This design comes from an exercise in tuning for small area on the open sky130 flow, not from production work.
At most, simulation tests tie the RTL to the original design; equivalence was not proved.
Not every run is shown, and edits may drop behaviour that the tests do not exercise.
The RTL of run 2 was laid out without a check of its function.
Power and IR drop assume default switching activity.

==> run_1/floorplan.png <==
Bar = 200 microns. Pins as bars on the die edge. Tap cells in gray.
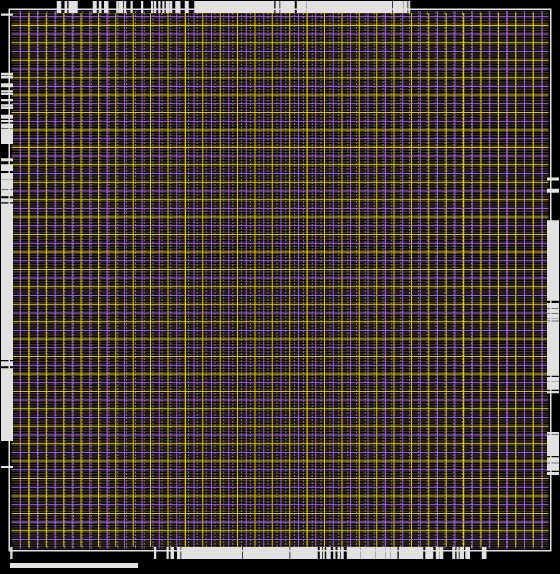
==> run_1/class_map.png <==
Fill, decap, tap and diode cells in gray.
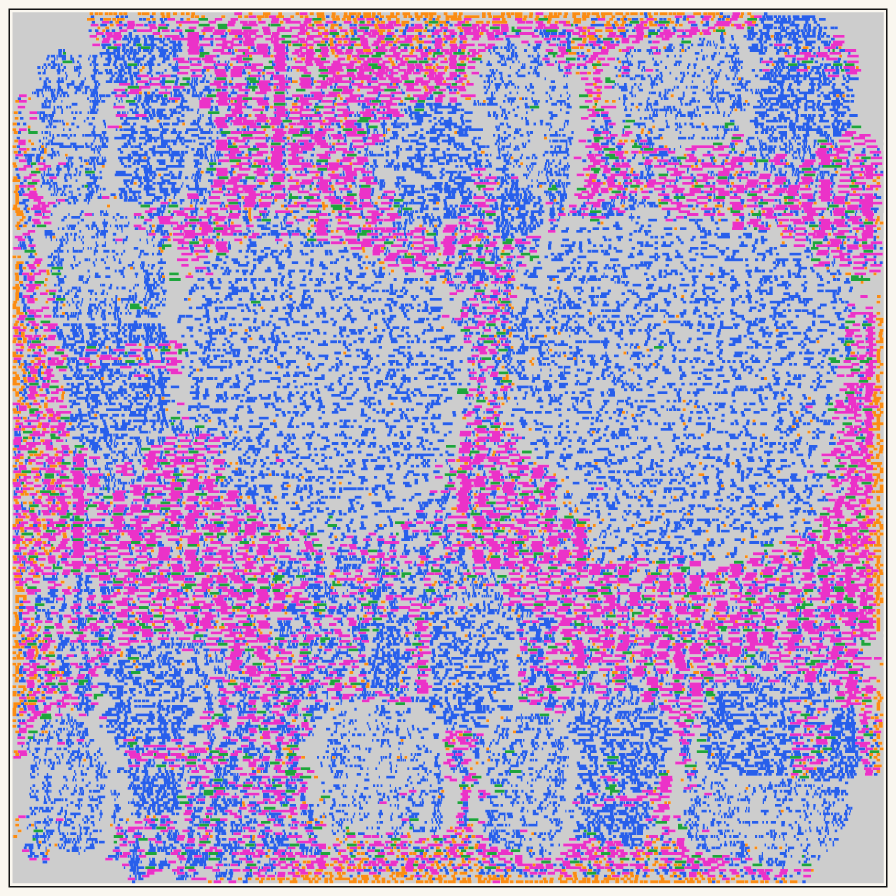
==> run_1/clock_wires.png <==
Bar = 200 microns.
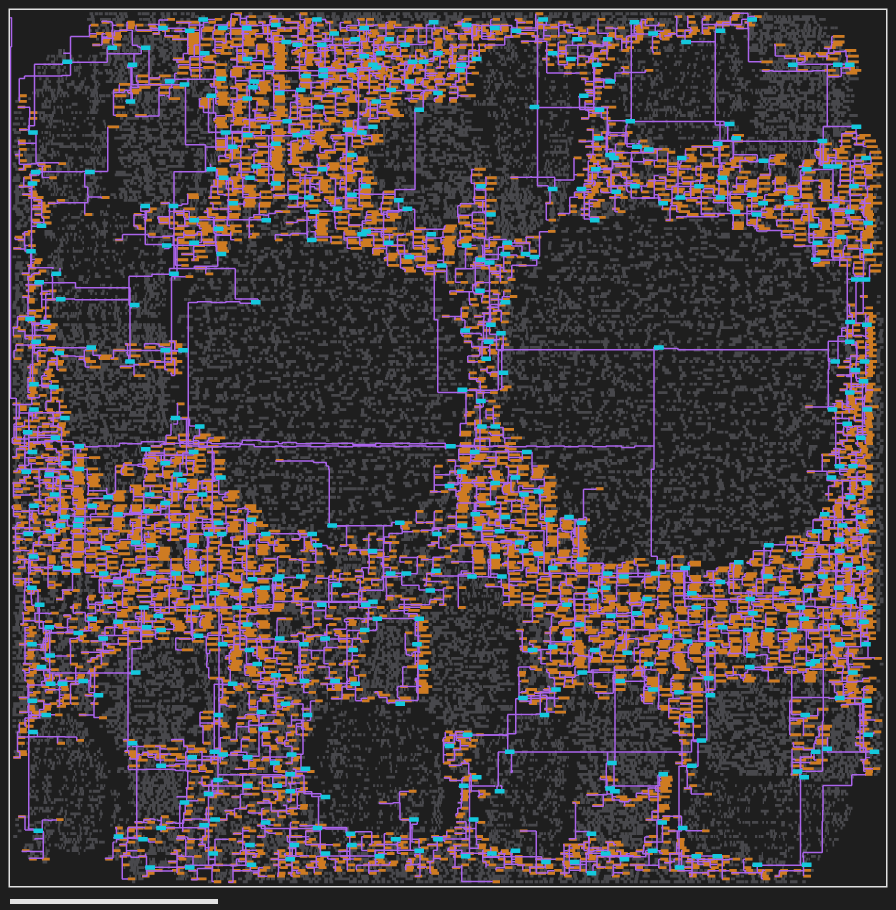
==> run_1/layers.png <==
Bar = 200 microns.
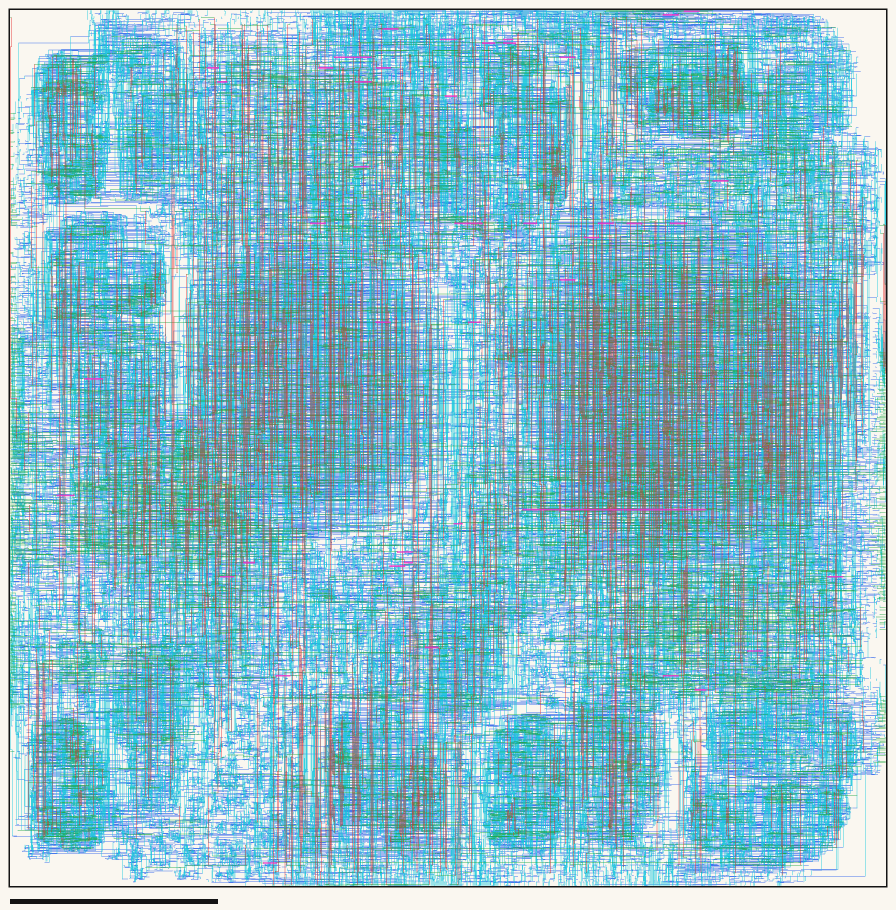
--- flow/design.v: outline only ---
// module ocx_dlx_crc: 89 lines
// module ocx_dlx_rx_lane_66: 335 lines
// module ocx_dlx_rx_lane: 635 lines
// module ocx_dlx_rx_main: 485 lines
// module ocx_dlx_rxdf: 706 lines
module ocx_dlx_rxdf (
  ln0_rx_valid                    
 ,ln0_rx_data                     
 ,ln0_rx_header                   
 ,ln0_rx_slip                     
 ,ln1_rx_valid                    
 ,ln1_rx_data                     
 ,ln1_rx_header                   
 ,ln1_rx_slip                     
 ,ln2_rx_valid                    
 ,ln2_rx_data                     
 ,ln2_rx_header                   
 ,ln2_rx_slip                     
 ,ln3_rx_valid                    
 ,ln3_rx_data                     
 ,ln3_rx_header                   
 ,ln3_rx_slip                     
 ,ln4_rx_valid                    
 ,ln4_rx_data                     
 ,ln4_rx_header                   
 ,ln4_rx_slip                     
 ,ln5_rx_valid                    
 ,ln5_rx_data                     
 ,ln5_rx_header                   
 ,ln5_rx_slip                     
 ,ln6_rx_valid                    
 ,ln6_rx_data                     
 ,ln6_rx_header                   
 ,ln6_rx_slip                     
 ,ln7_rx_valid                    
 ,ln7_rx_data                     
 ,ln7_rx_header                   
 ,ln7_rx_slip                     
 ,dlx_tlx_flit_valid              
 ,dlx_tlx_flit                    
 ,dlx_tlx_flit_crc_err            
 ,dlx_tlx_link_up                 
 ,dlx_config_info                 
 ,tx_rx_reset                     
 ,train_ts2                       
 ,train_ts67                      
 ,rx_tx_retrain                   
 ,rx_tx_crc_error                 
 ,rx_tx_nack                      
 ,rx_tx_tx_ack_rtn                
 ,rx_tx_rx_ack_inc                
 ,rx_tx_tx_ack_ptr_vld            
 ,rx_tx_tx_ack_ptr                
 ,ln0_rx_tx_last_byte_ts3         
 ,ln1_rx_tx_last_byte_ts3         
 ,ln2_rx_tx_last_byte_ts3         
 ,ln3_rx_tx_last_byte_ts3         
 ,cfg_transmit_order             
 ,rx_tx_tx_lane_swap              
 ,rx_tx_deskew_done               
 ,tx_rx_training                  
 ,tx_rx_phy_training              
 ,tx_rx_disabled_rx_lanes            
 ,rx_tx_pattern_a                 
 ,rx_tx_pattern_b                 
 ,rx_tx_lane_inverted             
 ,rx_tx_sync                      
 ,rx_tx_TS1                       
 ,rx_tx_TS2                       
 ,rx_tx_TS3                       
 ,rx_tx_block_lock                
 ,rx_tx_linkup                    
 ,opt_gckn                        
);
  // ...
==> flow/run.sh <==
#!/bin/bash
# synth_recipe.tcl (not shown) runs the flow's synth.tcl, then flattens the netlist and writes it again
# the make line also repeats each setting of config.mk as NAME=value (left out here)
make -C /OpenROAD-flow-scripts/flow DESIGN_CONFIG=/design/flow/config.mk WORK_HOME=/design/flow/orfs CLKGATE_MAP_FILE= SYNTH_SCRIPT=/design/flow/synth_recipe.tcl finish
==> flow/config.mk <==
export PLATFORM = sky130hd
export DESIGN_NAME = ocx_dlx_rxdf
export DESIGN_NICKNAME = ocx_dlx_rxdf
export VERILOG_FILES = /design/flow/design.v
export SDC_FILE = /design/flow/constraint.sdc
export NUM_CORES = 8
export LEC_CHECK = 0
export CAP_MARGIN = 20
export CORE_MARGIN = 2
export CORE_UTILIZATION = 40
export SLEW_MARGIN = 20
==> flow/constraint.sdc <==
create_clock -name core_clock -period 10.0 [get_ports {opt_gckn}]
set_input_delay 2.0000 -clock core_clock [delete_from_list [all_inputs] [get_ports {opt_gckn}]]
set_output_delay 2.0000 -clock core_clock [all_outputs]
set_load 0.01 [all_outputs]
==> results.txt, run 1 <==
* Final period utilization at 0.6956
* CP peak stage delay at 1.03 ns
* CP max FO at 25
* Share of layout cells above drive strength 1 at 0.08423
* Mapped Nets at 28,480
* Crit start category: register
* Synth Area in Compound Gates at 0.09084
* Clk Latency, worst-skew pair at 1.19 ns
* Post-Synth Adder-Cell Area at 0.01619
* Via count at 235,300
* Critical path type: register to register
* CTS Buffer Depth at 4
* Total gr overflow at 0
* PwrDens at 159.6 nW/um^2
* Comb. pwr at 0.00977 W
* Net Sw Frac at 0.2962
* Post-route cell area at 326,900 sq um
* Row cnt at 308
* Clock-net power at 0.0203 W
* Post-CTS Hold Buffers at 0
* Synth top area share at 0.2430
* RePlAce Congestion at 1.104
* Initial antenna violation count at 191
* Final TNS setup at 0 ns
* P_leak at 114.8 nW
* Crit path DAT at 7.92 ns
* # IOs at 1,225
* Largest area contributor in the netlist: edfxtp_1
* Cell with the most instances after synthesis: xnor2_1
* # resized after CTS at 0
* Root buf cell: clkbuf_16
* Initial core utilization at 0.4007
* DRT iter0 DRCs at 35,600
* RSZ-0062 raised after global routing: false
* Synth Flop Type: dfxtp_1
* Worst hold path type: register to register
* Post-Synth XOR/XNOR Area at 0.3123
* Final setup viols at 0
* Top cells by area, synth: edfxtp_1, xnor2_1, dfxtp_1
* Avg WL per Cell at 40.55 microns
* Hold path depth at 0
* CP Cell Sequence: ha_2 -> buf_4 -> a22oi_1 -> nand2_1 -> xor2_1 -> xnor2_1 -> xnor2_1 -> xnor2_1 -> xnor2_1 -> xnor2_1 -> xnor2_1 -> a211oi_1
* R2R cell count at 12
* Yosys cell types at 95
* Int Power at 0.03673 W
* Post-synth EDFFs at 2,277
* Max Clk Rate at 143.8 MHz
* Reg clk slew, reported paths at 0.06 ns
* Worst hold slack at 0.3116 ns
* Final min period at 6.956 ns
* Switching power at 0.01545 W
* Worst setup margin at 3.044 ns
* Worst path required time at 10.97 ns
* Cts bufs inserted at 529
* Avg Cell Area, Syn at 10.20 sq um
* Port bufs at 1,223
* Gate power share at 0.187
* HPWL after DPL at 1184 mm
* Setup bufs post-CTS at 0
* Asr flop ratio synth at 0
* CTS tree: built
* Clk sinks at 4,804
* Critical path endpoint category: register
* Largest family of logic cells by synthesized area: XOR/XNOR gates
* Post-synthesis cell count at 27,590
* Synthesized area at 281,400 sq um
* Die span in y at 842.7 microns
* Cell family with most CP delay: XOR/XNOR gates
* Flops & latches, synth at 4,804
* Post-DP Area at 308,500 sq um
* First-pass GRT wire length at 2044 mm
* Seq group at 0.0221 W
* WP buf/inv at 1
* Crit path max-delay cell type: xnor2_1
* Pre-CTS WS at 3.058 ns
* Via density at 6.084
* Antenna Nets Post-Route at 0
* Area Overhead vs Synth at 16.19%
* Clk network pwr share at 0.388
* Stages on worst setup path at 12
* Worst-margin pin slew at 1.389 ns
* # placed instances at 37,610
* Top power group: registers
* Die area at 710,200 sq um
* Ys Warns at 4
* DRC Markers at 0
* Status: finished clean
* Vias in the first global route at 218,600
* CTS H-Tree Depth at 6
* Pre-antenna DRT Iters at 9
* Slew Limit Fails at 0
About floorplan.png:
[purple] VSS
[yellow] VDD
met1 rails: 309
met5 straps: 61
tap cells: 9,300
signal pins: 1,225
rows: 308

About class_map.png:
[green] clock drivers and dummy loads | cells: 966 | share of their area: 5.7%
[orange] remaining buffers and delay cells | cells: 2,306 | share of their area: 6.5%
[magenta] registers | cells: 4,804 | share of their area: 38%
[blue] remaining logic cells | cells: 21,202 | share of their area: 50%

About clock_wires.png:
[cyan] clock-net drivers | count: 529
[purple] clock wires | length: 60.4 mm
[orange] flip-flops | count: 4,804
flops lie: widely spread
routed clock nets: 530

About layers.png:
[magenta] M5 | wire length: 757 microns
[blue] M1 | wire length: 598 mm
[red] M4 | wire length: 139 mm
[cyan] M2 | wire length: 669 mm
[green] M3 | wire length: 162 mm

run 1: cell usage in the layout, fill, tap and decap left out, types with 433 or more instances in the layout:
| master | count |
|---|---|
| a21oi_1 | 939 |
| nand3_1 | 569 |
| xnor2_1 | 6155 |
| xnor3_1 | 433 |
| o21ai_0 | 749 |
| nor3_1 | 459 |
| nand2_1 | 1916 |
| xor2_1 | 2535 |
| dfxtp_1 | 2506 |
| edfxtp_1 | 2277 |
| nand4_1 | 452 |
| nor2_1 | 1997 |
| clkdlybuf4s50_1 | 1223 |
| a22oi_1 | 1041 |
| clkbuf_16 | 549 |
| buf_4 | 1072 |
run 1: per-layer routing:
metal	global-route usage	vias up	routed length [microns]
met5	0	-	757
met4	0.3032	89	139000
met3	0.09937	3946	161800
met2	0.6326	16330	669300
met1	0.5349	116600	597500
li1	-	98350	-
run 1: final cells by class:
cell class | count | area, sq um
clock inverters | 243 | 3044
repair buffers | 2306 | 20460
diodes | 102 | 255.2
multi-input cells | 20950 | 156600
clock buffers | 723 | 14960
well taps | 9300 | 11640
fillers | 65880 | 375200
inverters | 252 | 952.2
flip-flops and latches | 4804 | 119000
==> run_1/routed.png <==
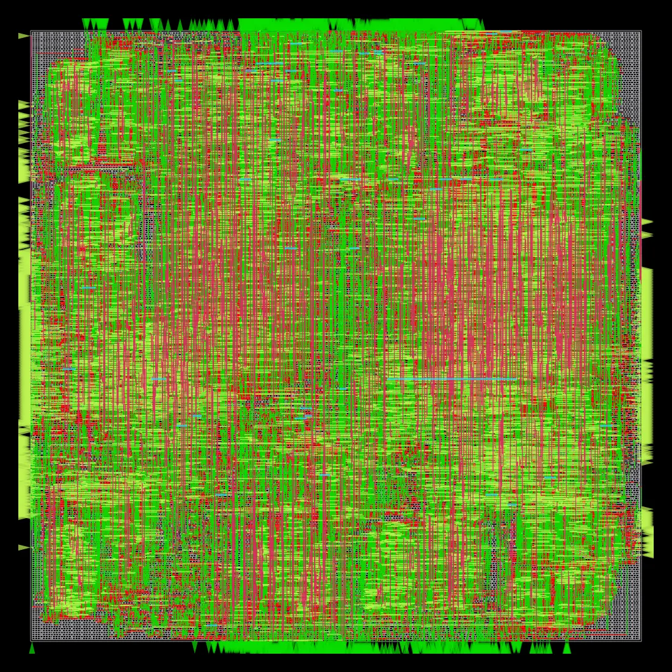

--- run 2: outline of the changes from run 1 ---
flow/design.v: 2250 -> 3875 lines; modules unchanged: 2
  ocx_dlx_crc: edited, 89 -> 1583 lines
  ocx_dlx_rx_lane: edited, 635 -> 772 lines
  ocx_dlx_rx_main: edited, 485 -> 479 lines
==> flow/flow/run.sh (new file) <==
#!/bin/bash
# Own layout flow: the standard ORFS flow (standard.sh) with
#  - synthesis through flow/synth_area.tcl (synth_recipe.tcl with an area-oriented ABC script
#    without the final buffering/resizing),
#  - port buffers made with the smallest buffer cell,
#  - a clock tree without dummy loads, built from clkbuf_8 with larger sink clusters.
set -euo pipefail
here=$(pwd)
bash standard.sh \
  "SYNTH_SCRIPT=$here/flow/synth_area.tcl" \
  "BUFFER_PORTS_ARGS=-buffer_cell sky130_fd_sc_hd__buf_1" \
  "CTS_ARGS=-sink_clustering_enable -repair_clock_nets -dont_use_dummy_load -buf_list sky130_fd_sc_hd__clkbuf_8 -sink_clustering_size 12 -sink_clustering_max_diameter 60" \
  finish > flow_make.log 2>&1
==> flow/flow/abc_area.script (new file) <==
&get -n
&st
&dch
&nf -R 1000
&st
&syn2
&dch
&nf -R 1000
&st
&syn2
&dch
&nf -R 1000
&st
&syn2
&dch
&nf -R 1000
&st
&syn2
&dch
&nf -R 1000
&st
&syn2
&dch
&nf -R 1000
&put
==> flow/flow/synth_area.tcl (new file) <==
# The standard synthesis (synth_recipe.tcl), with ABC's mapping script replaced by
# flow/abc_area.script: AIG optimisation (&dch, &syn2) and area-oriented mapping (&nf -R 1000)
# and without its final buffering and resizing.
set ::own_abc_script [file normalize [file join [file dirname [info script]] abc_area.script]]
proc abc {args} {
  set i [lsearch -exact $args -script]
  if {$i >= 0} { set args [lreplace $args [expr {$i + 1}] [expr {$i + 1}] $::own_abc_script] }
  yosys abc {*}$args
}
source [file normalize [file join [file dirname [info script]] .. synth_recipe.tcl]]
==> flow/standard.sh (new file) <==
#!/bin/bash
# synth_recipe.tcl (not shown) runs the flow's synth.tcl, then flattens the netlist and writes it again
# the make line also repeats each setting of config.mk as NAME=value (left out here)
make -C /OpenROAD-flow-scripts/flow DESIGN_CONFIG=/design/flow/config.mk WORK_HOME=/design/flow/orfs CLKGATE_MAP_FILE= SYNTH_SCRIPT=/design/flow/synth_recipe.tcl "${@:-finish}"
--- a/flow/config.mk
+++ b/flow/config.mk
@@ -6,6 +6,6 @@
 export NUM_CORES = 8
 export LEC_CHECK = 0
-export CAP_MARGIN = 20
+export CAP_MARGIN = 5
 export CORE_MARGIN = 2
 export CORE_UTILIZATION = 40
-export SLEW_MARGIN = 20
+export SLEW_MARGIN = 5
removed: flow/run.sh
==> run_2/routed.png <==
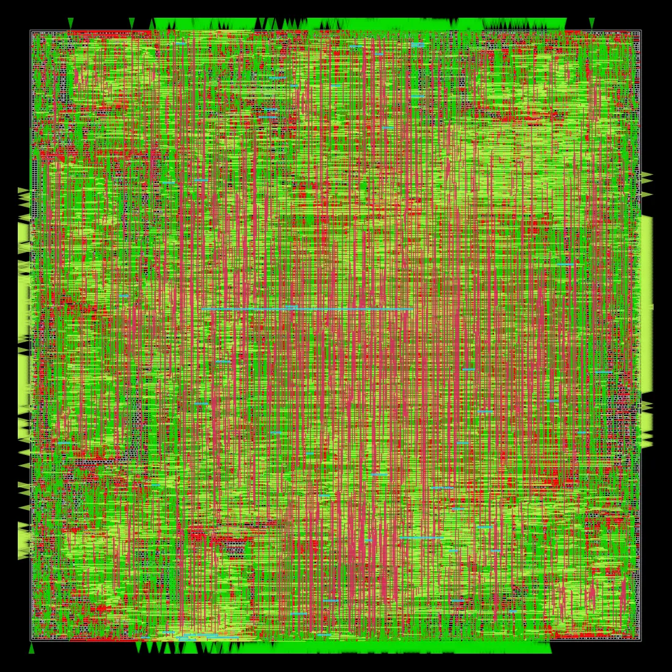
DR top layer: met5
Avg WL per Cell: 43.94 microns
WL final: 1530 mm

==> run_2/layers.png <==
Bar = 200 microns.
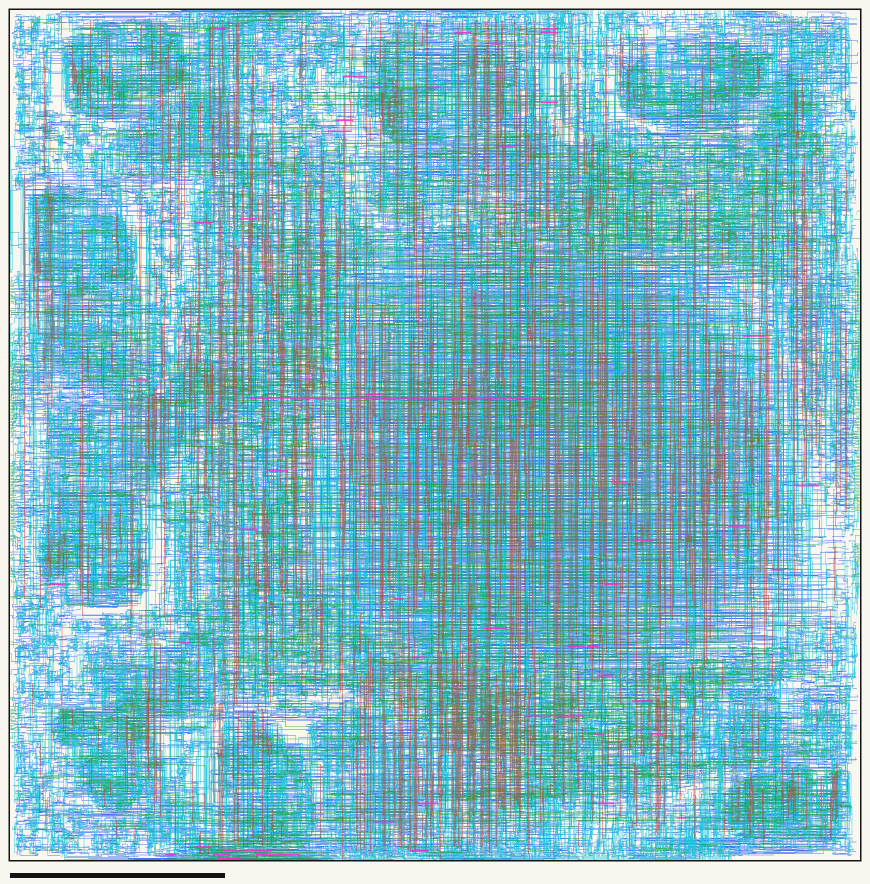
[magenta] M5 | wire length: 1,040 microns
[green] M3 | wire length: 187 mm
[blue] M1 | wire length: 592 mm
[red] M4 | wire length: 132 mm
[cyan] M2 | wire length: 618 mm

==> run_2/clock_wires.png <==
Bar = 200 microns.
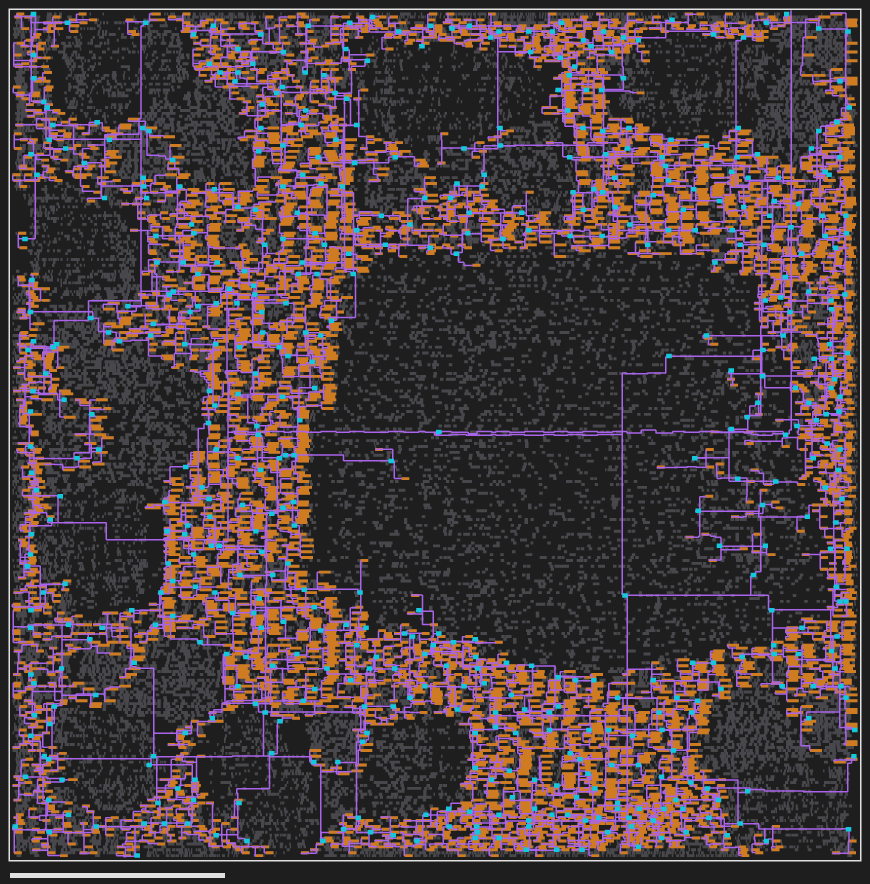
[orange] flip-flops | count: 4,768
[purple] clock wires | length: 56.2 mm
[cyan] clock-net drivers | count: 532
routed clock nets: 533

==> run 2 against run 1 <==
- now fails the layout checks on capacitance limit, slew limit
- highest routed layer unchanged
- worst setup slack got worse by 0.72 ns
- combinational power decreased by 14%
- worst hold slack got worse by 0.080 ns
- cell count decreased by 10%
- first-iteration DRC count increased by 3.6%
- largest power group unchanged
- clock power decreased by 44%
==> results.txt, run 2 <==
* Switching power at 0.01296 W (-16%)
* Vias in the first global route at 196,600 (-10%)
* Via density at 6.285 (+3.3%)
* Clock network area share at 0.02615 (-0.02893)
* Largest area contributor in the netlist: edfxtp_1
* Commonest non-fill, non-tap cell in the layout: xnor2_1
* Multi-input gate area at 129,900 sq um (-17%)
* Most used cell along the critical path: xnor2_1
* Comb. pwr at 0.00845 W (-14%)
* Pre-antenna DRT Iters at 10 (+1)
* GRT met2 Usage at 0.6544 (+0.02178)
* Invs w/o clock at 305 (+21%)
* CTS H-Tree Depth at 6 (unchanged)
* Largest net degree at the start of global routing at 149
* Final setup viols at 0 (unchanged)
* Int Power at 0.02886 W (-21%)
* Crit path max-delay cell type: xor2_1
* Max_cap viols at 5
* Flop pwr share at 0.526
* Worst hold path type: register to register
* Worst path required time at 11.25 ns (+0.28 ns)
* Hold path depth at 0 (unchanged)
* Seq/total area at 0.4226 (+0.05852)
* R2R cell count at 16 (+4)
* M1 GR Usage at 0.6062 (+0.07131)
* Signal buffers at 2,269 (-1.6%)
* Post-synthesis cell count at 23,720 (-14%)
* Post-CTS Hold Buffers at 0 (unchanged)
* Final TNS setup at 0 ns (unchanged)
* Multi-input combinational area share at 0.4639 (-0.01514)
* CTS tree: built
* Reg2Reg Setup Slack at 2.33 ns
* Nets at 27,340
* Critical path type: register to register
* Via count at 218,900 (-7.0%)
* Reg clk slew, reported paths at 0.08 ns (+0.02 ns)
* Asr flop ratio synth at 0 (unchanged)
* Yosys cell types at 77 (-19%)
* Initial antenna violation count at 223 (+17%)
* VDD IR max at 0.1586 mV
* Avg Cell Area, Syn at 10.45 sq um (+2.4%)
* Net Sw Frac at 0.3099 (+0.01378)
* Seq group at 0.0220 W (about the same)
* Finished Layout Cells at 34,830
* Cell with the most instances after synthesis: xnor2_1
* PwrDens at 149.4 nW/um^2 (-6.4%)
* HPWL after DPL at 1206 mm (+1.9%)
* Die span in y at 791.2 microns (-6.1%)
* WP buf/inv at 3 (+2)
* Top cells by area, synth: edfxtp_1, dfxtp_1, xnor2_1
* Sequential Area at 118,300 sq um (-0.61%)
* Port bufs at 1,223 (unchanged)
* Crit start category: register
* Worst setup margin at 2.326 ns (-0.7185 ns)
* Core ar. at 618,300 sq um
* Seq Cell Count at 4,768 (-0.75%)
* Sequential fraction of the synthesis area at 0.4771
* CLK BUF at 532 (-26%)
* Final min period at 7.674 ns (+0.7185 ns)
* Signal buffers share of area at 0.04494 (-0.01765)
* Total gr overflow at 0 (unchanged)
* Clk network pwr share at 0.272 (-0.116)
* Status: failed layout checks
* Final Total Pwr at 0.04183 W
* GR peak layer: met2
* Violated checks: capacitance limit, slew limit
* Ys Warns at 4 (unchanged)
* # IOs at 1,225 (unchanged)
* # resized after CTS at 0 (unchanged)
* # placed instances at 34,070 (-9.4%)
* Mapped Nets at 24,600 (-14%)
* Initial core utilization at 0.4008 (about the same)
* Crit path DAT at 8.92 ns (+1.00 ns)
* CP max FO at 40 (+60%)
* Cts bufs inserted at 532 (+0.57%)
* Overall Global Routing Usage at 0.4689
* Slew Limit Fails at 10 (+10)
* Top power group: registers
* Share of layout cells above drive strength 1 at 0.07267 (-0.01155)
* RePlAce Congestion at 1.187 (+7.5%)
* Pre-CTS WS at 3.075 ns (+0.01676 ns)
* Clock-net power at 0.0114 W (-44%)
* Critical path endpoint category: register
* #MultiIn Comb at 18,590 (-11%)
* RSZ-0062 raised after global routing: false
* Root buf cell: clkbuf_8
* Post-synth EDFFs at 2,277 (unchanged)
* CP Cell Sequence: ha_2 -> buf_4 -> buf_4 -> a22oi_1 -> nand2_1 -> buf_4 -> xor2_1 -> xnor2_1 -> xnor2_1 -> xnor2_1 -> xnor2_1 -> xnor2_1 -> xor2_1 -> xnor2_1 -> xnor2_1 -> a211oi_1
* Clk_skew at 0.1899 ns
* Util after Layout at 0.4528
* Synth Flop Type: dfxtp_1
* Post-DP Area at 271,900 sq um (-12%)
* Clk sinks at 4,768 (-0.75%)
* Clk Latency, worst-skew pair at 1.43 ns (+0.24 ns)
* CTS Buffer Depth at 4 (unchanged)
* DRT iter0 DRCs at 36,900 (+3.6%)
* Row cnt at 289 (-6.2%)
* Gate power share at 0.202 (+0.015)
* Cell family with most CP delay: XOR/XNOR gates
* Met3 GRT Util at 0.1526 (+0.05325)
* N_diodes at 219 (+110%)
* Flops & latches, synth at 4,768 (-0.75%)
* Worst-margin pin slew at 1.610 ns (+0.2211 ns)
* P_leak at 95.12 nW (-17%)
* Synth top area share at 0.2759 (+0.03287)
* Stages on worst setup path at 16 (+4)
* Top cell category: multi-input combinational cells
* First-pass GRT wire length at 1947 mm (-4.7%)
* CP peak stage delay at 1.02 ns (about the same)
* Antenna Nets Post-Route at 0 (unchanged)
* Synthesized area at 247,900 sq um (-12%)
* Die area at 626,000 sq um (-12%)
* Tap cell count at 8,148 (-12%)
* Post-route cell area at 280,000 sq um (-14%)
* Worst hold slack at 0.2317 ns (-0.07991 ns)
* Final period utilization at 0.7674 (+0.07185)
* Setup bufs post-CTS at 0 (unchanged)
* Fillers at 58,880 (-11%)
* DRC Markers at 0 (unchanged)
* Max Clk Rate at 130.3 MHz (-9.4%)
* Area Overhead vs Synth at 12.95%
* Die Wd at 791.2 microns
* Most frequent cells in the layout: xnor2_1, dfxtp_1, xor2_1
## run 2: kinds of logic (layout without fill, tap and decap cells)
| family | count (synthesis) | after routing | share of synthesized area |
|---|---|---|---|
| buffers and inverters | 369 | 3106 | 0.006557 |
| AO/OA/AOI/OAI | 3742 | 3742 | 0.09763 |
| other | 0 | 219 | 0 |
| XOR/XNOR | 7135 | 7135 | 0.2523 |
| adder cells (fa/ha/maj) | 325 | 325 | 0.01753 |
| flip-flops | 4768 | 4768 | 0.4771 |
| multiplexers | 428 | 428 | 0.01733 |
| AND/OR/NAND/NOR | 6957 | 6957 | 0.1315 |
## run 2: worst reg2reg max path: stages, from the launching register on
cell and delay, ns:
dfxtp_1 0.45, ha_2 0.20, buf_4 0.40, buf_4 0.61, a22oi_1 0.18, nand2_1 0.85, buf_4 0.31, xor2_1 1.02
xnor2_1 0.75, xnor2_1 0.35, xnor2_1 0.20, xnor2_1 0.96, xnor2_1 0.25, xor2_1 0.24, xnor2_1 0.41, xnor2_1 0.13
a211oi_1 0.24
## run 2: per-layer routing
metal  vias up  wire length (microns)
li1      89750                      -
met1    108300                 591800
met2     16930                 618300
met3      3824                 187300
met4       105                 132100
met5         -                   1039
==> run_2/floorplan.png <==
Bar = 200 microns. Pins as bars on the die edge. Tap cells in gray.
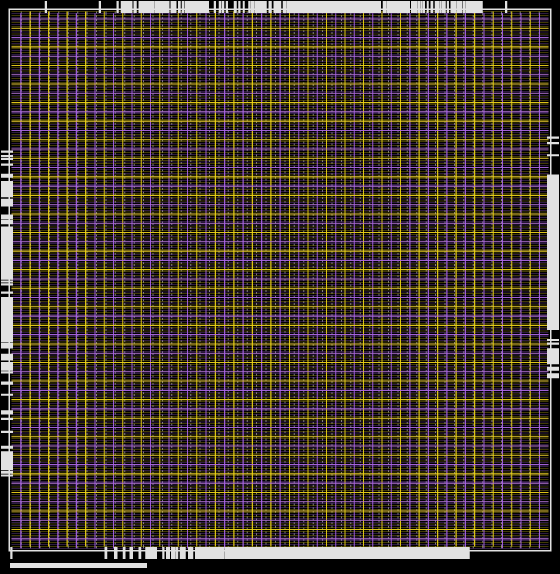

==> run 3: too many edits to list; what changed since run 2 <==
flow/design.v: 3875 -> 3843 lines; modules unchanged: 3
  ocx_dlx_crc: edited, 1583 -> 1554 lines
  ocx_dlx_rx_lane: edited, 772 -> 769 lines
==> flow/flow/run.sh (replaced) <==
#!/bin/bash
# Own layout flow: the standard ORFS flow (standard.sh) with
#  - synthesis through flow/synth_area.tcl (synth_recipe.tcl with the standard ABC script, its
#    last mapping area-oriented and without its final buffering/resizing),
#  - port buffers made with the smallest buffer cell,
#  - a clock tree without dummy loads, built from clkbuf_4 with small sink clusters,
#  - larger slew/capacitance margins for the repair after global routing (flow/grt_margins.tcl).
# ORFS writes each step's full log under orfs/logs/; make's own output goes to flow_make.log.
set -euo pipefail
here=$(pwd)
bash standard.sh \
  "SYNTH_SCRIPT=$here/flow/synth_area.tcl" \
  "BUFFER_PORTS_ARGS=-buffer_cell sky130_fd_sc_hd__buf_1" \
  "CTS_ARGS=-sink_clustering_enable -repair_clock_nets -dont_use_dummy_load -buf_list sky130_fd_sc_hd__clkbuf_4 -sink_clustering_size 8 -sink_clustering_max_diameter 40" \
  "PRE_GLOBAL_ROUTE_TCL=$here/flow/grt_margins.tcl" \
  finish > flow_make.log 2>&1
==> flow/flow/abc_area.script (replaced) <==
&get -n
&st
&dch
&nf
&st
&syn2
&if -g -K 6
&synch2
&nf
&st
&syn2
&if -g -K 6
&synch2
&nf
&st
&syn2
&if -g -K 6
&synch2
&nf
&st
&syn2
&if -g -K 6
&synch2
&nf
&st
&syn2
&if -g -K 6
&synch2
&nf -R 1000
&put
==> flow/flow/grt_margins.tcl (new file) <==
# Hook run before global routing (PRE_GLOBAL_ROUTE_TCL): the repair after global routing fixes
# slew and capacitance with larger margins, since its wire estimates can still grow in detailed
# routing.
set ::env(SLEW_MARGIN) 30
set ::env(CAP_MARGIN) 30
--- a/flow/flow/synth_area.tcl
+++ b/flow/flow/synth_area.tcl
@@ -1,5 +1,6 @@
 # The standard synthesis (synth_recipe.tcl), with ABC's mapping script replaced by
-# flow/abc_area.script: AIG optimisation (&dch, &syn2) and area-oriented mapping (&nf -R 1000)
-# and without its final buffering and resizing.
+# flow/abc_area.script: the standard speed script (abc_speed.script) with its last mapping made
+# area-oriented (&nf -R 1000) and without its last steps, which insert buffers and resize gates for
+# ABC's own delay model (the layout buffers and resizes later).
 set ::own_abc_script [file normalize [file join [file dirname [info script]] abc_area.script]]
 proc abc {args} {
--- a/flow/config.mk
+++ b/flow/config.mk
@@ -6,6 +6,6 @@
 export NUM_CORES = 8
 export LEC_CHECK = 0
-export CAP_MARGIN = 5
+export CAP_MARGIN = 20
 export CORE_MARGIN = 2
 export CORE_UTILIZATION = 40
-export SLEW_MARGIN = 5
+export SLEW_MARGIN = 20
==> run_3/floorplan.png <==
Bar = 200 microns. Pins as bars on the die edge. Tap cells in gray.
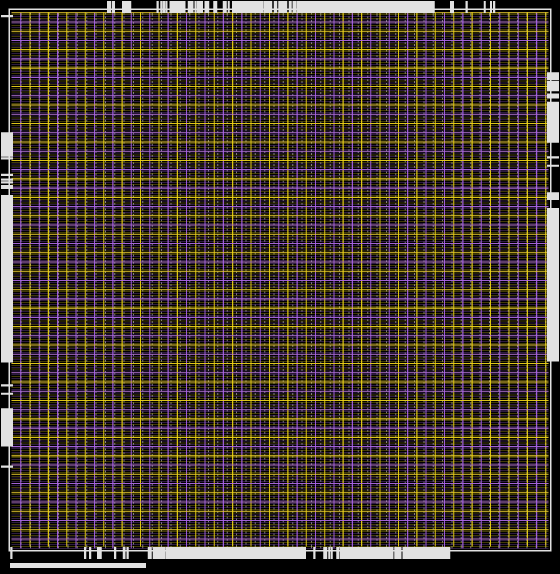
[yellow] VDD
[purple] VSS
rows: 290
met4 straps: 58
signal pins: 1,225

==> run_3/clock_wires.png <==
Bar = 200 microns.
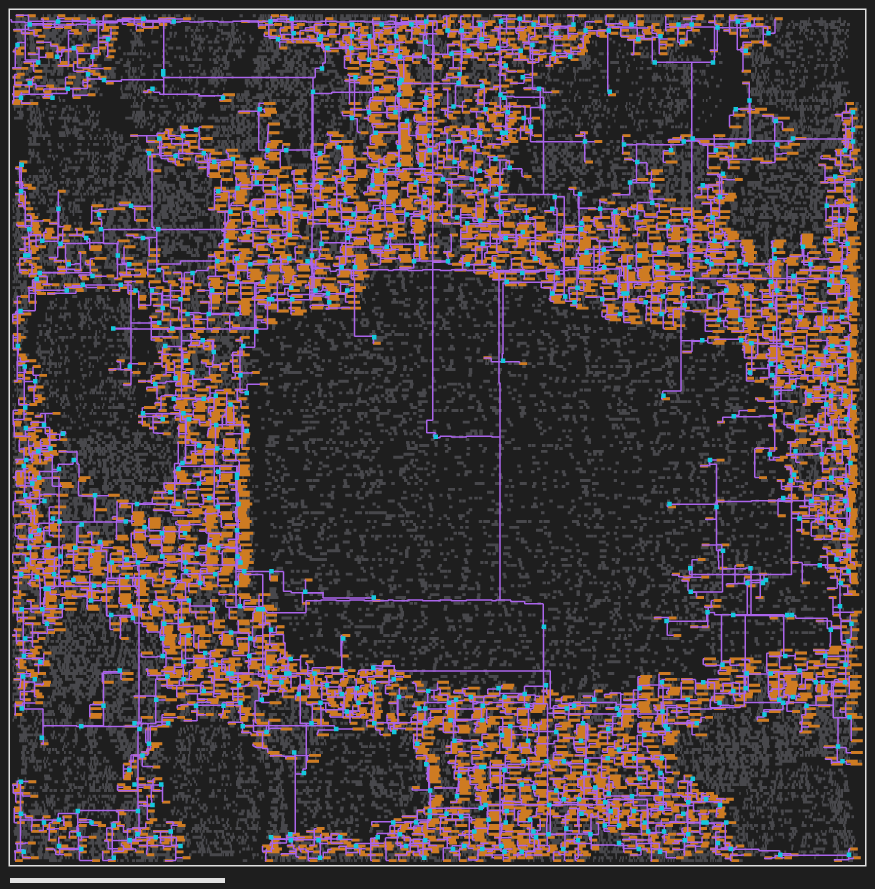
[orange] flip-flops | count: 4,768
[purple] clock wires | length: 58.0 mm
[cyan] clock-net drivers | count: 788
flops lie: widely spread

==> run_3/top_view.png <==
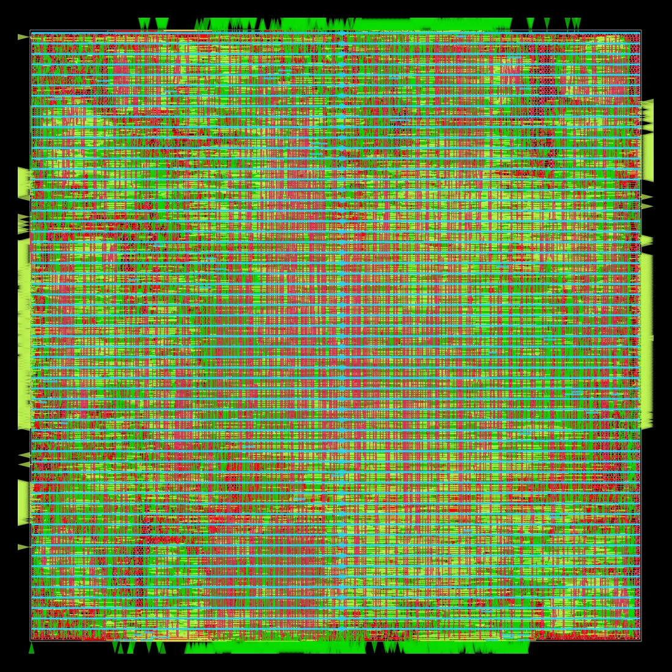
WL final: 1509 mm
die area: 632,900 sq um
die span in y: 795.5 microns
Util after Layout: 0.4536

==> run 3 against run 2 <==
- via count up 1.7%
- non-clock buffer count up 26
- design area up 1.1%
- now clean on timing, DRC and antenna
- global-route usage down 1.2 points
- worst setup slack better by 0.22 ns
- maximum frequency up 3.0%
- clock skew up 0.075 ns
- clock-buffer cell count up 256
- synthesized cell count up 2.1%
- clock power down 11%
==> results.txt, run 3 <==
* Slew Limit Fails at 0 (-10)
* First-pass GRT wire length at 1933 mm (-0.71%)
* #MultiIn Comb at 19,140 (+3.0%)
* Crit path max-delay cell type: xor2_2
* Via count at 222,600 (+1.7%)
* Max Clk Rate at 134.2 MHz (+3.0%)
* Crit start category: register
* CTS tree: built
* Multi-input combinational area share at 0.4735 (+0.009595)
* Worst hold path type: input port to register
* PwrDens at 142.7 nW/um^2 (-4.5%)
* Yosys cell types at 80 (+3.9%)
* Share of layout cells above drive strength 1 at 0.08547 (+0.01280)
* CP peak stage delay at 1.12 ns (+0.10 ns)
* DRC Markers at 0 (unchanged)
* # resized after CTS at 0 (unchanged)
* Synth Flop Type: dfxtp_1
* Clock-net power at 0.0102 W (-11%)
* Int Power at 0.02772 W (-4.0%)
* Final Total Pwr at 0.04041 W (-3.4%)
* Clk network pwr share at 0.254 (-0.018)
* Nets at 28,120 (+2.8%)
* Seq/total area at 0.4180 (-0.004611)
* CTS H-Tree Depth at 6 (unchanged)
* Most frequent cells in the layout: xnor2_1, dfxtp_1, edfxtp_1
* Top power group: registers
* Avg WL per Cell at 42.21 microns (-3.9%)
* CTS Buffer Depth at 4 (unchanged)
* Final min period at 7.451 ns (-0.2235 ns)
* Worst-margin pin slew at 1.324 ns (-0.2865 ns)
* Most used cell along the critical path: xnor2_1
* Post-CTS Hold Buffers at 1 (+1)
* Seq group at 0.0219 W (about the same)
* Port bufs at 1,223 (unchanged)
* # placed instances at 34,760 (+2.0%)
* CP max FO at 22 (-45%)
* Clk_skew at 0.2647 ns (+0.07473 ns)
* Tap cell count at 8,322 (+2.1%)
* Top cell category: multi-input combinational cells
* Sequential fraction of the synthesis area at 0.4718 (-0.005247)
* Flops & latches, synth at 4,768 (unchanged)
* Clk sinks at 4,768 (unchanged)
* Avg Cell Area, Syn at 10.35 sq um (-0.95%)
* Critical path endpoint category: register
* Pre-antenna DRT Iters at 10 (unchanged)
* Crit path DAT at 9.20 ns (+0.28 ns)
* Signal buffers share of area at 0.04597 (+0.001032)
* Finished Layout Cells at 35,740 (+2.6%)
* Via density at 6.229 (-0.89%)
* Clock network area share at 0.02090 (-0.005257)
* Comb. pwr at 0.00822 W (-2.7%)
* Post-synthesis cell count at 24,220 (+2.1%)
* DRT iter0 DRCs at 38,610 (+4.6%)
* Pre-CTS WS at 3.130 ns (+0.05464 ns)
* Post-DP Area at 275,700 sq um (+1.4%)
* Switching power at 0.01269 W (-2.1%)
* Max_cap viols at 0 (-5)
* Status: finished clean
* Final setup viols at 0 (unchanged)
* Worst setup margin at 2.549 ns (+0.2235 ns)
* Critical path type: register to register
## run 3: changes by cell type in the layout (fill, tap and decap cells not counted), moves of 80 or more
cell | before | now
clkbuf_4 | 0 | 788
a222oi_1 | 131 | 1
nor3_1 | 608 | 505
xnor2_1 | 4579 | 4793
xor2_1 | 2417 | 2152
a22oi_1 | 830 | 1077
clkbuf_8 | 532 | 0
nor2_1 | 1898 | 2130
and3_1 | 210 | 130
## run 3: cell families after synthesis
kind of cell,Yosys count,share of synthesized area
AND/OR/NAND/NOR,7330,0.1377
flip-flops,4768,0.4718
buffers and inverters,315,0.005677
AO/OA/AOI/OAI,3847,0.09796
multiplexers,461,0.01848
adder cells (fa/ha/maj),326,0.01737
XOR/XNOR,7172,0.2510
## run 3: critical path, delay by kind of cell (launching register included)
kind,cells,cell delay [ns]
simple gates,3,0.81
buf+inv,1,0.14
flops,1,0.45
fa+ha+maj,1,0.40
xor+xnor,9,4.97
compound gates,1,0.31
## run 3: per-layer routing
layer	GRT usage	routed length (microns)
met1	0.6133	601500
met4	0.2690	106600
met5	0	587
met2	0.6359	606900
met3	0.1509	193300
==> run_3/class_map.png <==
Fill, decap, tap and diode cells in gray.
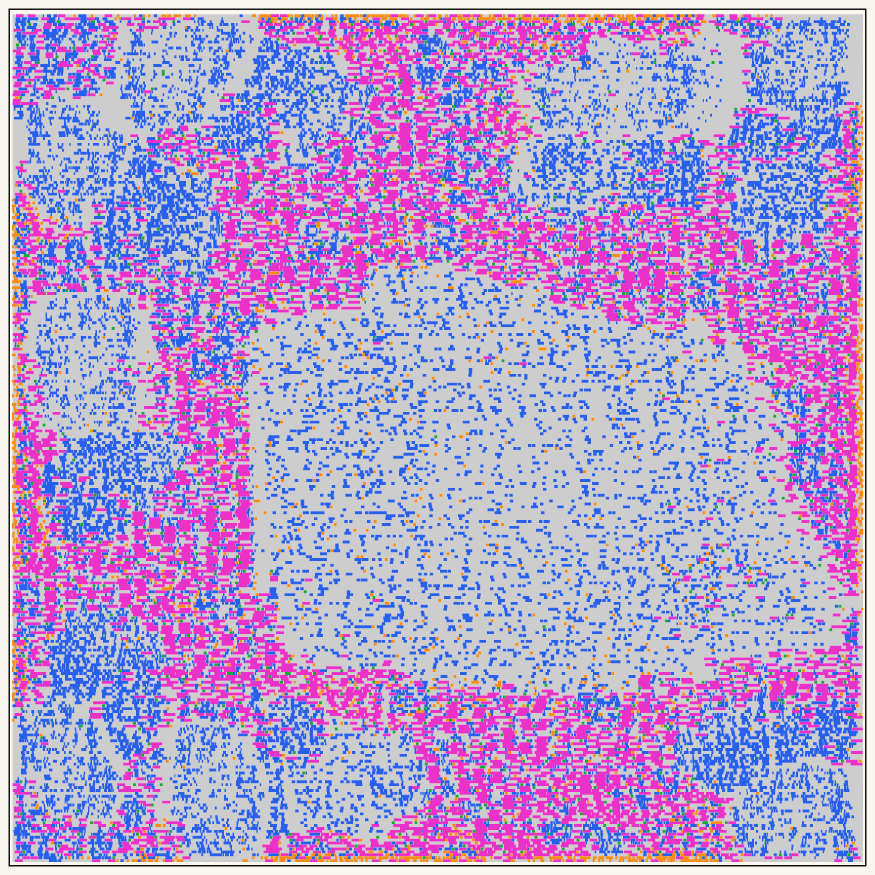

--- run 4 (diff from run 3) ---
==> flow/flow/grt_margins.tcl (replaced) <==
# Hook run before global routing (PRE_GLOBAL_ROUTE_TCL): the repair after global routing fixes
# slew and capacitance with larger margins, since its wire estimates can still grow in detailed
# routing.
set ::env(SLEW_MARGIN) 25
set ::env(CAP_MARGIN) 25
==> run_4/class_map.png <==
Fill, decap, tap and diode cells in gray.
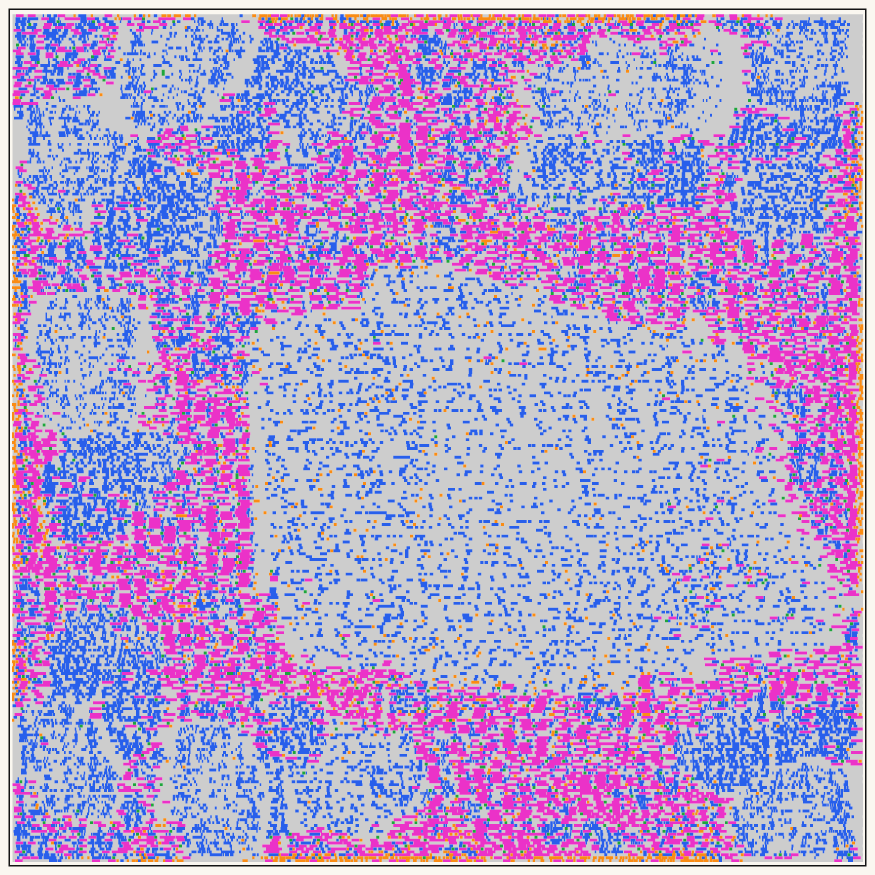
[blue] remaining logic cells | cells: 19,387 | share of their area: 50%
[green] clock-net drivers | cells: 788 | share of their area: 2.2%
[magenta] registers | cells: 4,768 | share of their area: 44%
[orange] remaining buffers and delay cells | cells: 2,292 | share of their area: 4.8%

==> run_4/clock_wires.png <==
Bar = 200 microns.
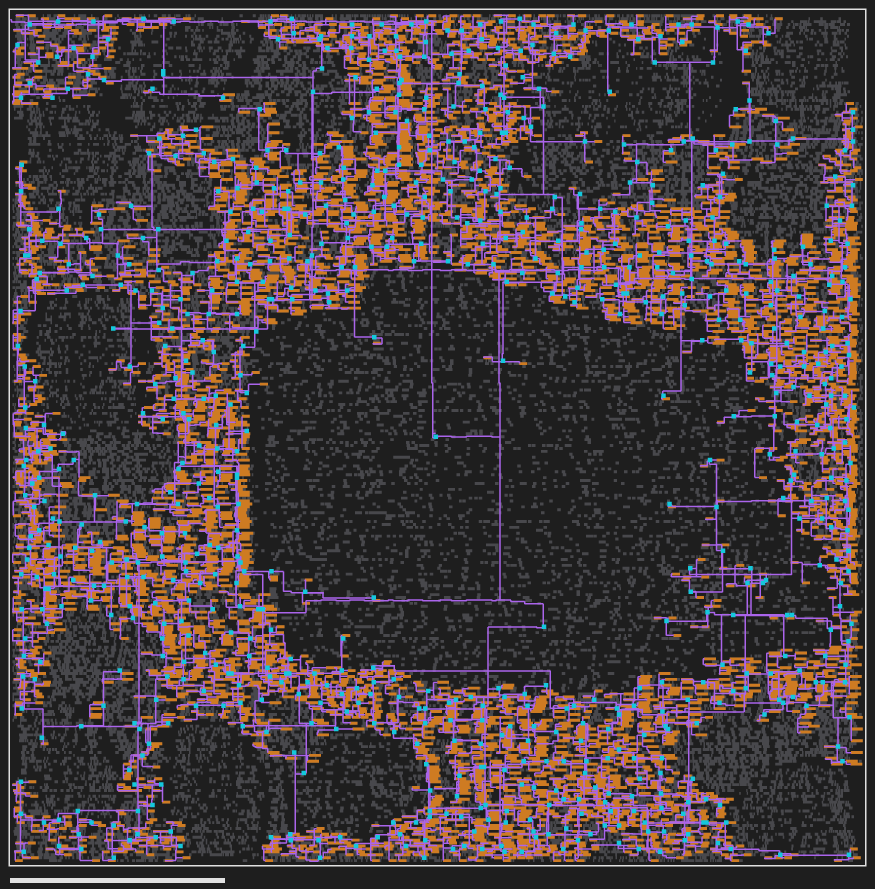
[orange] flip-flops | count: 4,768
[cyan] clock-net drivers | count: 788
[purple] clock wires | length: 57.9 mm
routed clock nets: 789

==> run_4/layers.png <==
Bar = 200 microns.
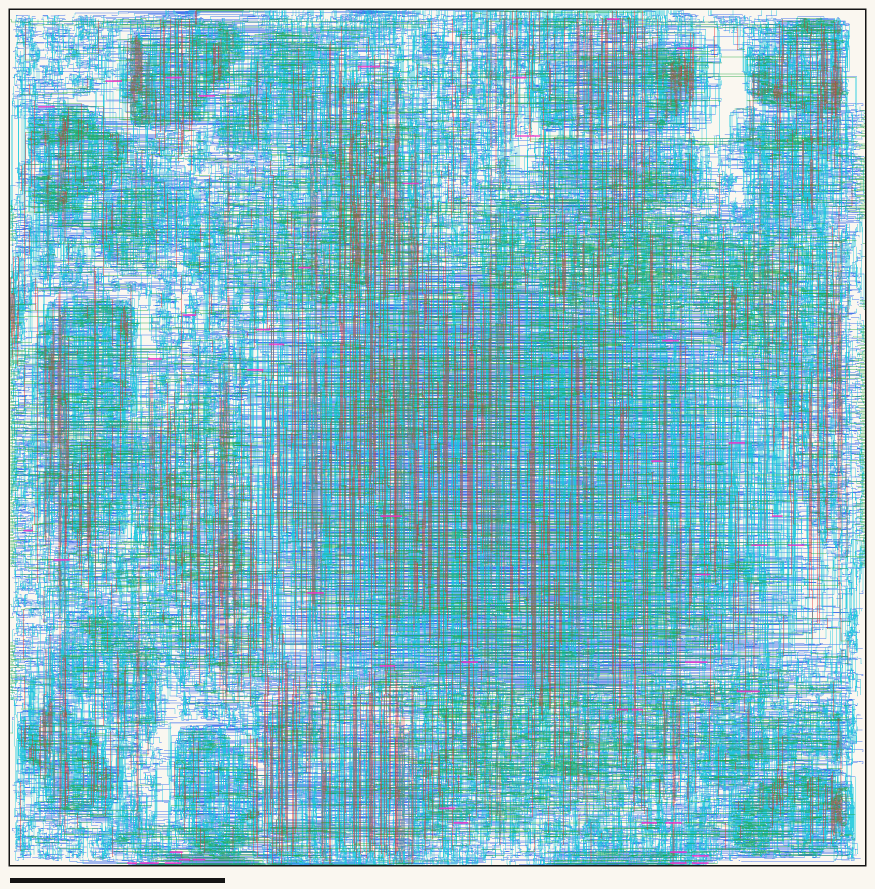
[blue] M1 | wire length: 602 mm
[green] M3 | wire length: 193 mm
[magenta] M5 | wire length: 616 microns
[red] M4 | wire length: 104 mm
[cyan] M2 | wire length: 609 mm

==> run 4 against run 3 <==
- combinational power hardly changed
- design area is 0.16% lower
- largest power group unchanged
- still clean on timing, DRC and antenna
- via count about the same
- critical path type unchanged
- critical path depth rose by 1
- highest routed layer unchanged
==> results.txt, run 4 <==
* Max Clk Rate at 134.7 MHz (+0.35%)
* CP max FO at 54 (+150%)
* Clock network area share at 0.02093 (+0.00003349)
* Multi-input gate area at 133,600 sq um
* Synthesized area at 250,600 sq um
* Reg2Reg Setup Slack at 2.58 ns
* Antenna Nets Post-Route at 0
* Largest net degree at the start of global routing at 129
* Synth Flop Type: dfxtp_1
* RSZ-0062 raised after global routing: false
* Worst setup margin at 2.576 ns (+0.02620 ns)
* Most used cell along the critical path: xnor2_1
* # resized after CTS at 0 (unchanged)
* Core ar. at 624,100 sq um
* Multi-input combinational area share at 0.4727 (-0.0007272)
* WP buf/inv at 2 (+1)
* DRC Markers at 0 (unchanged)
* Clk sinks at 4,768 (unchanged)
* Crit path DAT at 9.18 ns (-0.02 ns)
* Top cell category: multi-input combinational cells
* Commonest non-fill, non-tap cell in the layout: xnor2_1
* Pre-antenna DRT Iters at 9 (-1)
* CTS H-Tree Depth at 6 (unchanged)
* Signal buffers at 2,292
* Worst rel slew slack at 0.06940
* Final TNS setup at 0 ns
* Int Power at 0.02771 W (about the same)
* Clk_skew at 0.2633 ns (-0.001348 ns)
* Pre-CTS WS at 3.130 ns (unchanged)
* Area Overhead vs Synth at 12.78%
* Clk network pwr share at 0.253 (about the same)
* Seq Cell Count at 4,768
* Slew Limit Fails at 0 (unchanged)
* Cts bufs inserted at 788
* Top power group: registers
* Clk Latency, worst-skew pair at 2.03 ns
* Status: finished clean
* Setup bufs post-CTS at 0
* Sequential fraction of the synthesis area at 0.4718 (unchanged)
* Critical path type: register to register
* Crit path max-delay cell type: xor2_1
* Nets at 28,110 (-0.011%)
* Synth cell count leaders: xnor2_1, dfxtp_1, edfxtp_1
* Initial core utilization at 0.4016
* Mapped Nets at 25,100
* Overall Global Routing Usage at 0.4564
* Total gr overflow at 0
* Avg WL per Cell at 42.18 microns (about the same)
* Worst path required time at 11.75 ns
* Yosys cell types at 80 (unchanged)
* First-pass GRT wire length at 1933 mm (unchanged)
* DRT iter0 DRCs at 38,730 (+0.31%)
* CLK BUF at 788
* Die area at 632,900 sq um (unchanged)
* Seq/total area at 0.4186 (+0.0006664)
* Ys Warns at 4
* Seq group at 0.0219 W (about the same)
* Most frequent cells in the layout: xnor2_1, dfxtp_1, edfxtp_1
* Initial antenna violation count at 233
* Root buf cell: clkbuf_4
* P_leak at 94.91 nW
* Row cnt at 290
* Port bufs at 1,223 (unchanged)
* Final period utilization at 0.7424
* HPWL after DPL at 1181 mm
* Fillers at 59,800
* Stages on worst setup path at 16 (+1)
* # IOs at 1,225
* Asr flop ratio synth at 0
* Final min period at 7.424 ns (-0.02620 ns)
* Comb. pwr at 0.00822 W (about the same)
* Flop pwr share at 0.543
* Via density at 6.226 (about the same)
* Sequential Area at 118,300 sq um
* Share of layout cells above drive strength 1 at 0.08412 (-0.001349)
* Top cells by area, synth: edfxtp_1, dfxtp_1, xnor2_1
* Clock-net power at 0.0102 W (about the same)
* Final Total Pwr at 0.04040 W (about the same)
* Crit start category: register
* N_diodes at 199
* Cell with the most instances after synthesis: xnor2_1
* VDD IR max at 0.1433 mV
* CP Cell Sequence: ha_2 -> buf_4 -> a22oi_1 -> nand2_1 -> xor2_2 -> buf_4 -> xor2_1 -> xor2_2 -> xnor2_1 -> xnor2_1 -> xnor2_1 -> xnor2_1 -> xnor2_1 -> xnor2_1 -> nor2_1 -> nor3_1
* CP peak stage delay at 0.86 ns (-0.26 ns)
* Gate power share at 0.203
* Vias in the first global route at 201,400
* Synth top area share at 0.2728
* Worst-margin pin slew at 1.386 ns (+0.06236 ns)
* CTS Buffer Depth at 4 (unchanged)
* Final setup viols at 0 (unchanged)
* Die Wd at 795.5 microns
* WL final at 1508 mm (about the same)
* Avg Cell Area, Syn at 10.35 sq um (unchanged)
* Reg clk slew, reported paths at 0.09 ns
* Die span in y at 795.5 microns (unchanged)
* Hold path depth at 1
* Post-synthesis cell count at 24,220 (unchanged)
* Net Sw Frac at 0.3140
* Cell family with most CP delay: XOR/XNOR gates
* Worst hold path type: input port to register
* Largest area contributor in the netlist: edfxtp_1
* CTS tree: built
* PwrDens at 142.9 nW/um^2 (+0.13%)
* Invs w/o clock at 251
* Post-synth EDFFs at 2,277
* RePlAce Congestion at 1.135
* R2R cell count at 16
* #MultiIn Comb at 19,140 (unchanged)
* Critical path endpoint category: register
* Tap cell count at 8,322 (unchanged)
* Max_cap viols at 0 (unchanged)
* Switching power at 0.01268 W (about the same)
* Flops & latches, synth at 4,768 (unchanged)
* Final count of hold timing violations at 0
* Via count at 222,600 (-0.016%)
* Post-CTS Hold Buffers at 1 (unchanged)
* Signal buffers share of area at 0.04578 (-0.0001874)
[run 4: cell count changes in the layout (fill, tap and decap cells not counted), sizes merged]
| cell | previous run | this run |
|---|---|---|
| buf | 2293 | 2291 |
| clkbuf | 789 | 788 |
| diode | 182 | 199 |
[run 4: stage by stage]
stage                     hold slack, ns  area (sq um)  std cells    util
after global placement            0.3113        275500      34760  0.4414
after detailed placement          0.3121        275700      34760  0.4418
after global routing             0.04143        282300      35610  0.4523
final                             0.1133        282600      35760  0.4529
after floorplan                   0.3096        250600      24220       -
after CTS                       0.001938        281600      35550  0.4513
[run 4: per-layer routing]
layer,global-route usage,up-vias,routed length [microns]
li1,-,92130,-
met1,0.6133,109700,602000
met2,0.6359,17480,608500
met3,0.1509,3191,193400
met4,0.2690,94,103800
met5,0,-,615
[run 4: cells by family (layout without fill, tap and decap cells)]
kind of cell               count (synthesis)  count (layout)  synth area share
buffers and inverters                    315            3331          0.005677
other                                      0             199                 0
AOI/OAI and AO/OA                       3847            3847           0.09796
and+or+nand+nor                         7330            7330            0.1377
DFF                                     4768            4768            0.4718
xor gates and xnor gates                7172            7172            0.2510
adders and majority gates                326             326           0.01737
muxes                                    461             461           0.01848

==> screenshots <==
Final layout.
image #1
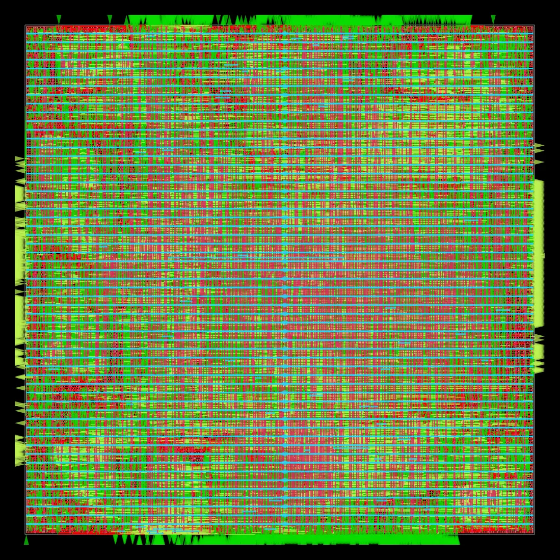
image #2
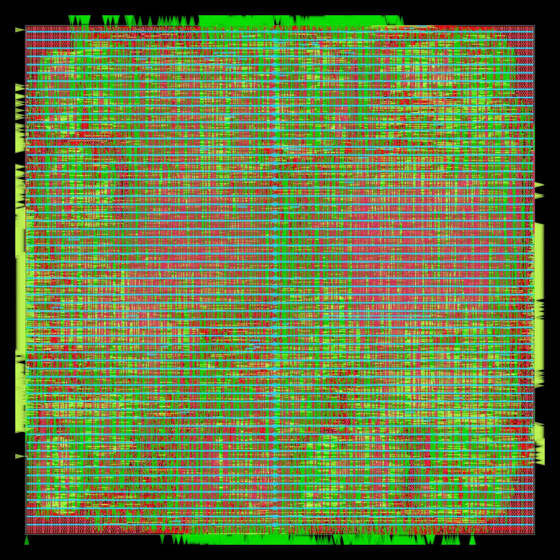
image #3
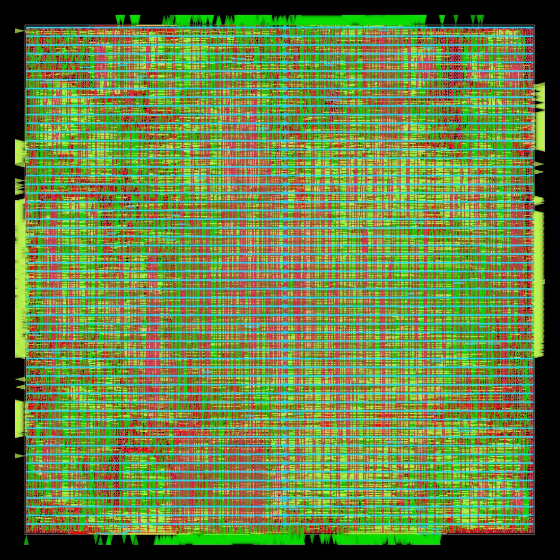
- run 1 = image #2
- run 4 = image #3
- run 2 = image #1

## port drivers added, routing unchanged
The results above use ideal ports. As a check the final layouts listed here were re-extracted and re-timed, cells and wires unchanged. Step 1 sets driving cells, clkbuf_16 on the clock port and buf_2 on the other inputs (assumed; they add their load-dependent delay and slew). Step 2 times the ports against the registers' clock, not the clock port: input delays grow and output delays shrink by t, the midpoint of the rising clock arrivals with the driver on. Three values: ideal ports, drivers, drivers and shift; two values: the first two.
| run | shift t [ns] | setup slack, ns | hold WS [ns] | latest minus earliest clock arrival (ns) |
|---|---|---|---|---|
| run 1 | 1.307 | 3.044 / 3.044 / 2.709 | 0.312 / 0.312 / 0.312 | 0.093 / 0.094 |
| run 2 | 1.490 | 2.326 / 2.326 / 2.326 | 0.232 / 0.232 / 0.232 | 0.213 / 0.213 |
| run 3 | 2.064 | 2.549 / 2.549 / 2.549 | 0.114 / -0.014 / 0.190 | 0.273 / 0.274 |
| run 4 | 2.054 | 2.576 / 2.576 / 2.576 | 0.113 / -0.013 / 0.201 | 0.281 / 0.282 |
The setup slack of run 1, which loses most, moves by 0.000 ns with the drivers and by -0.335 ns with both steps.
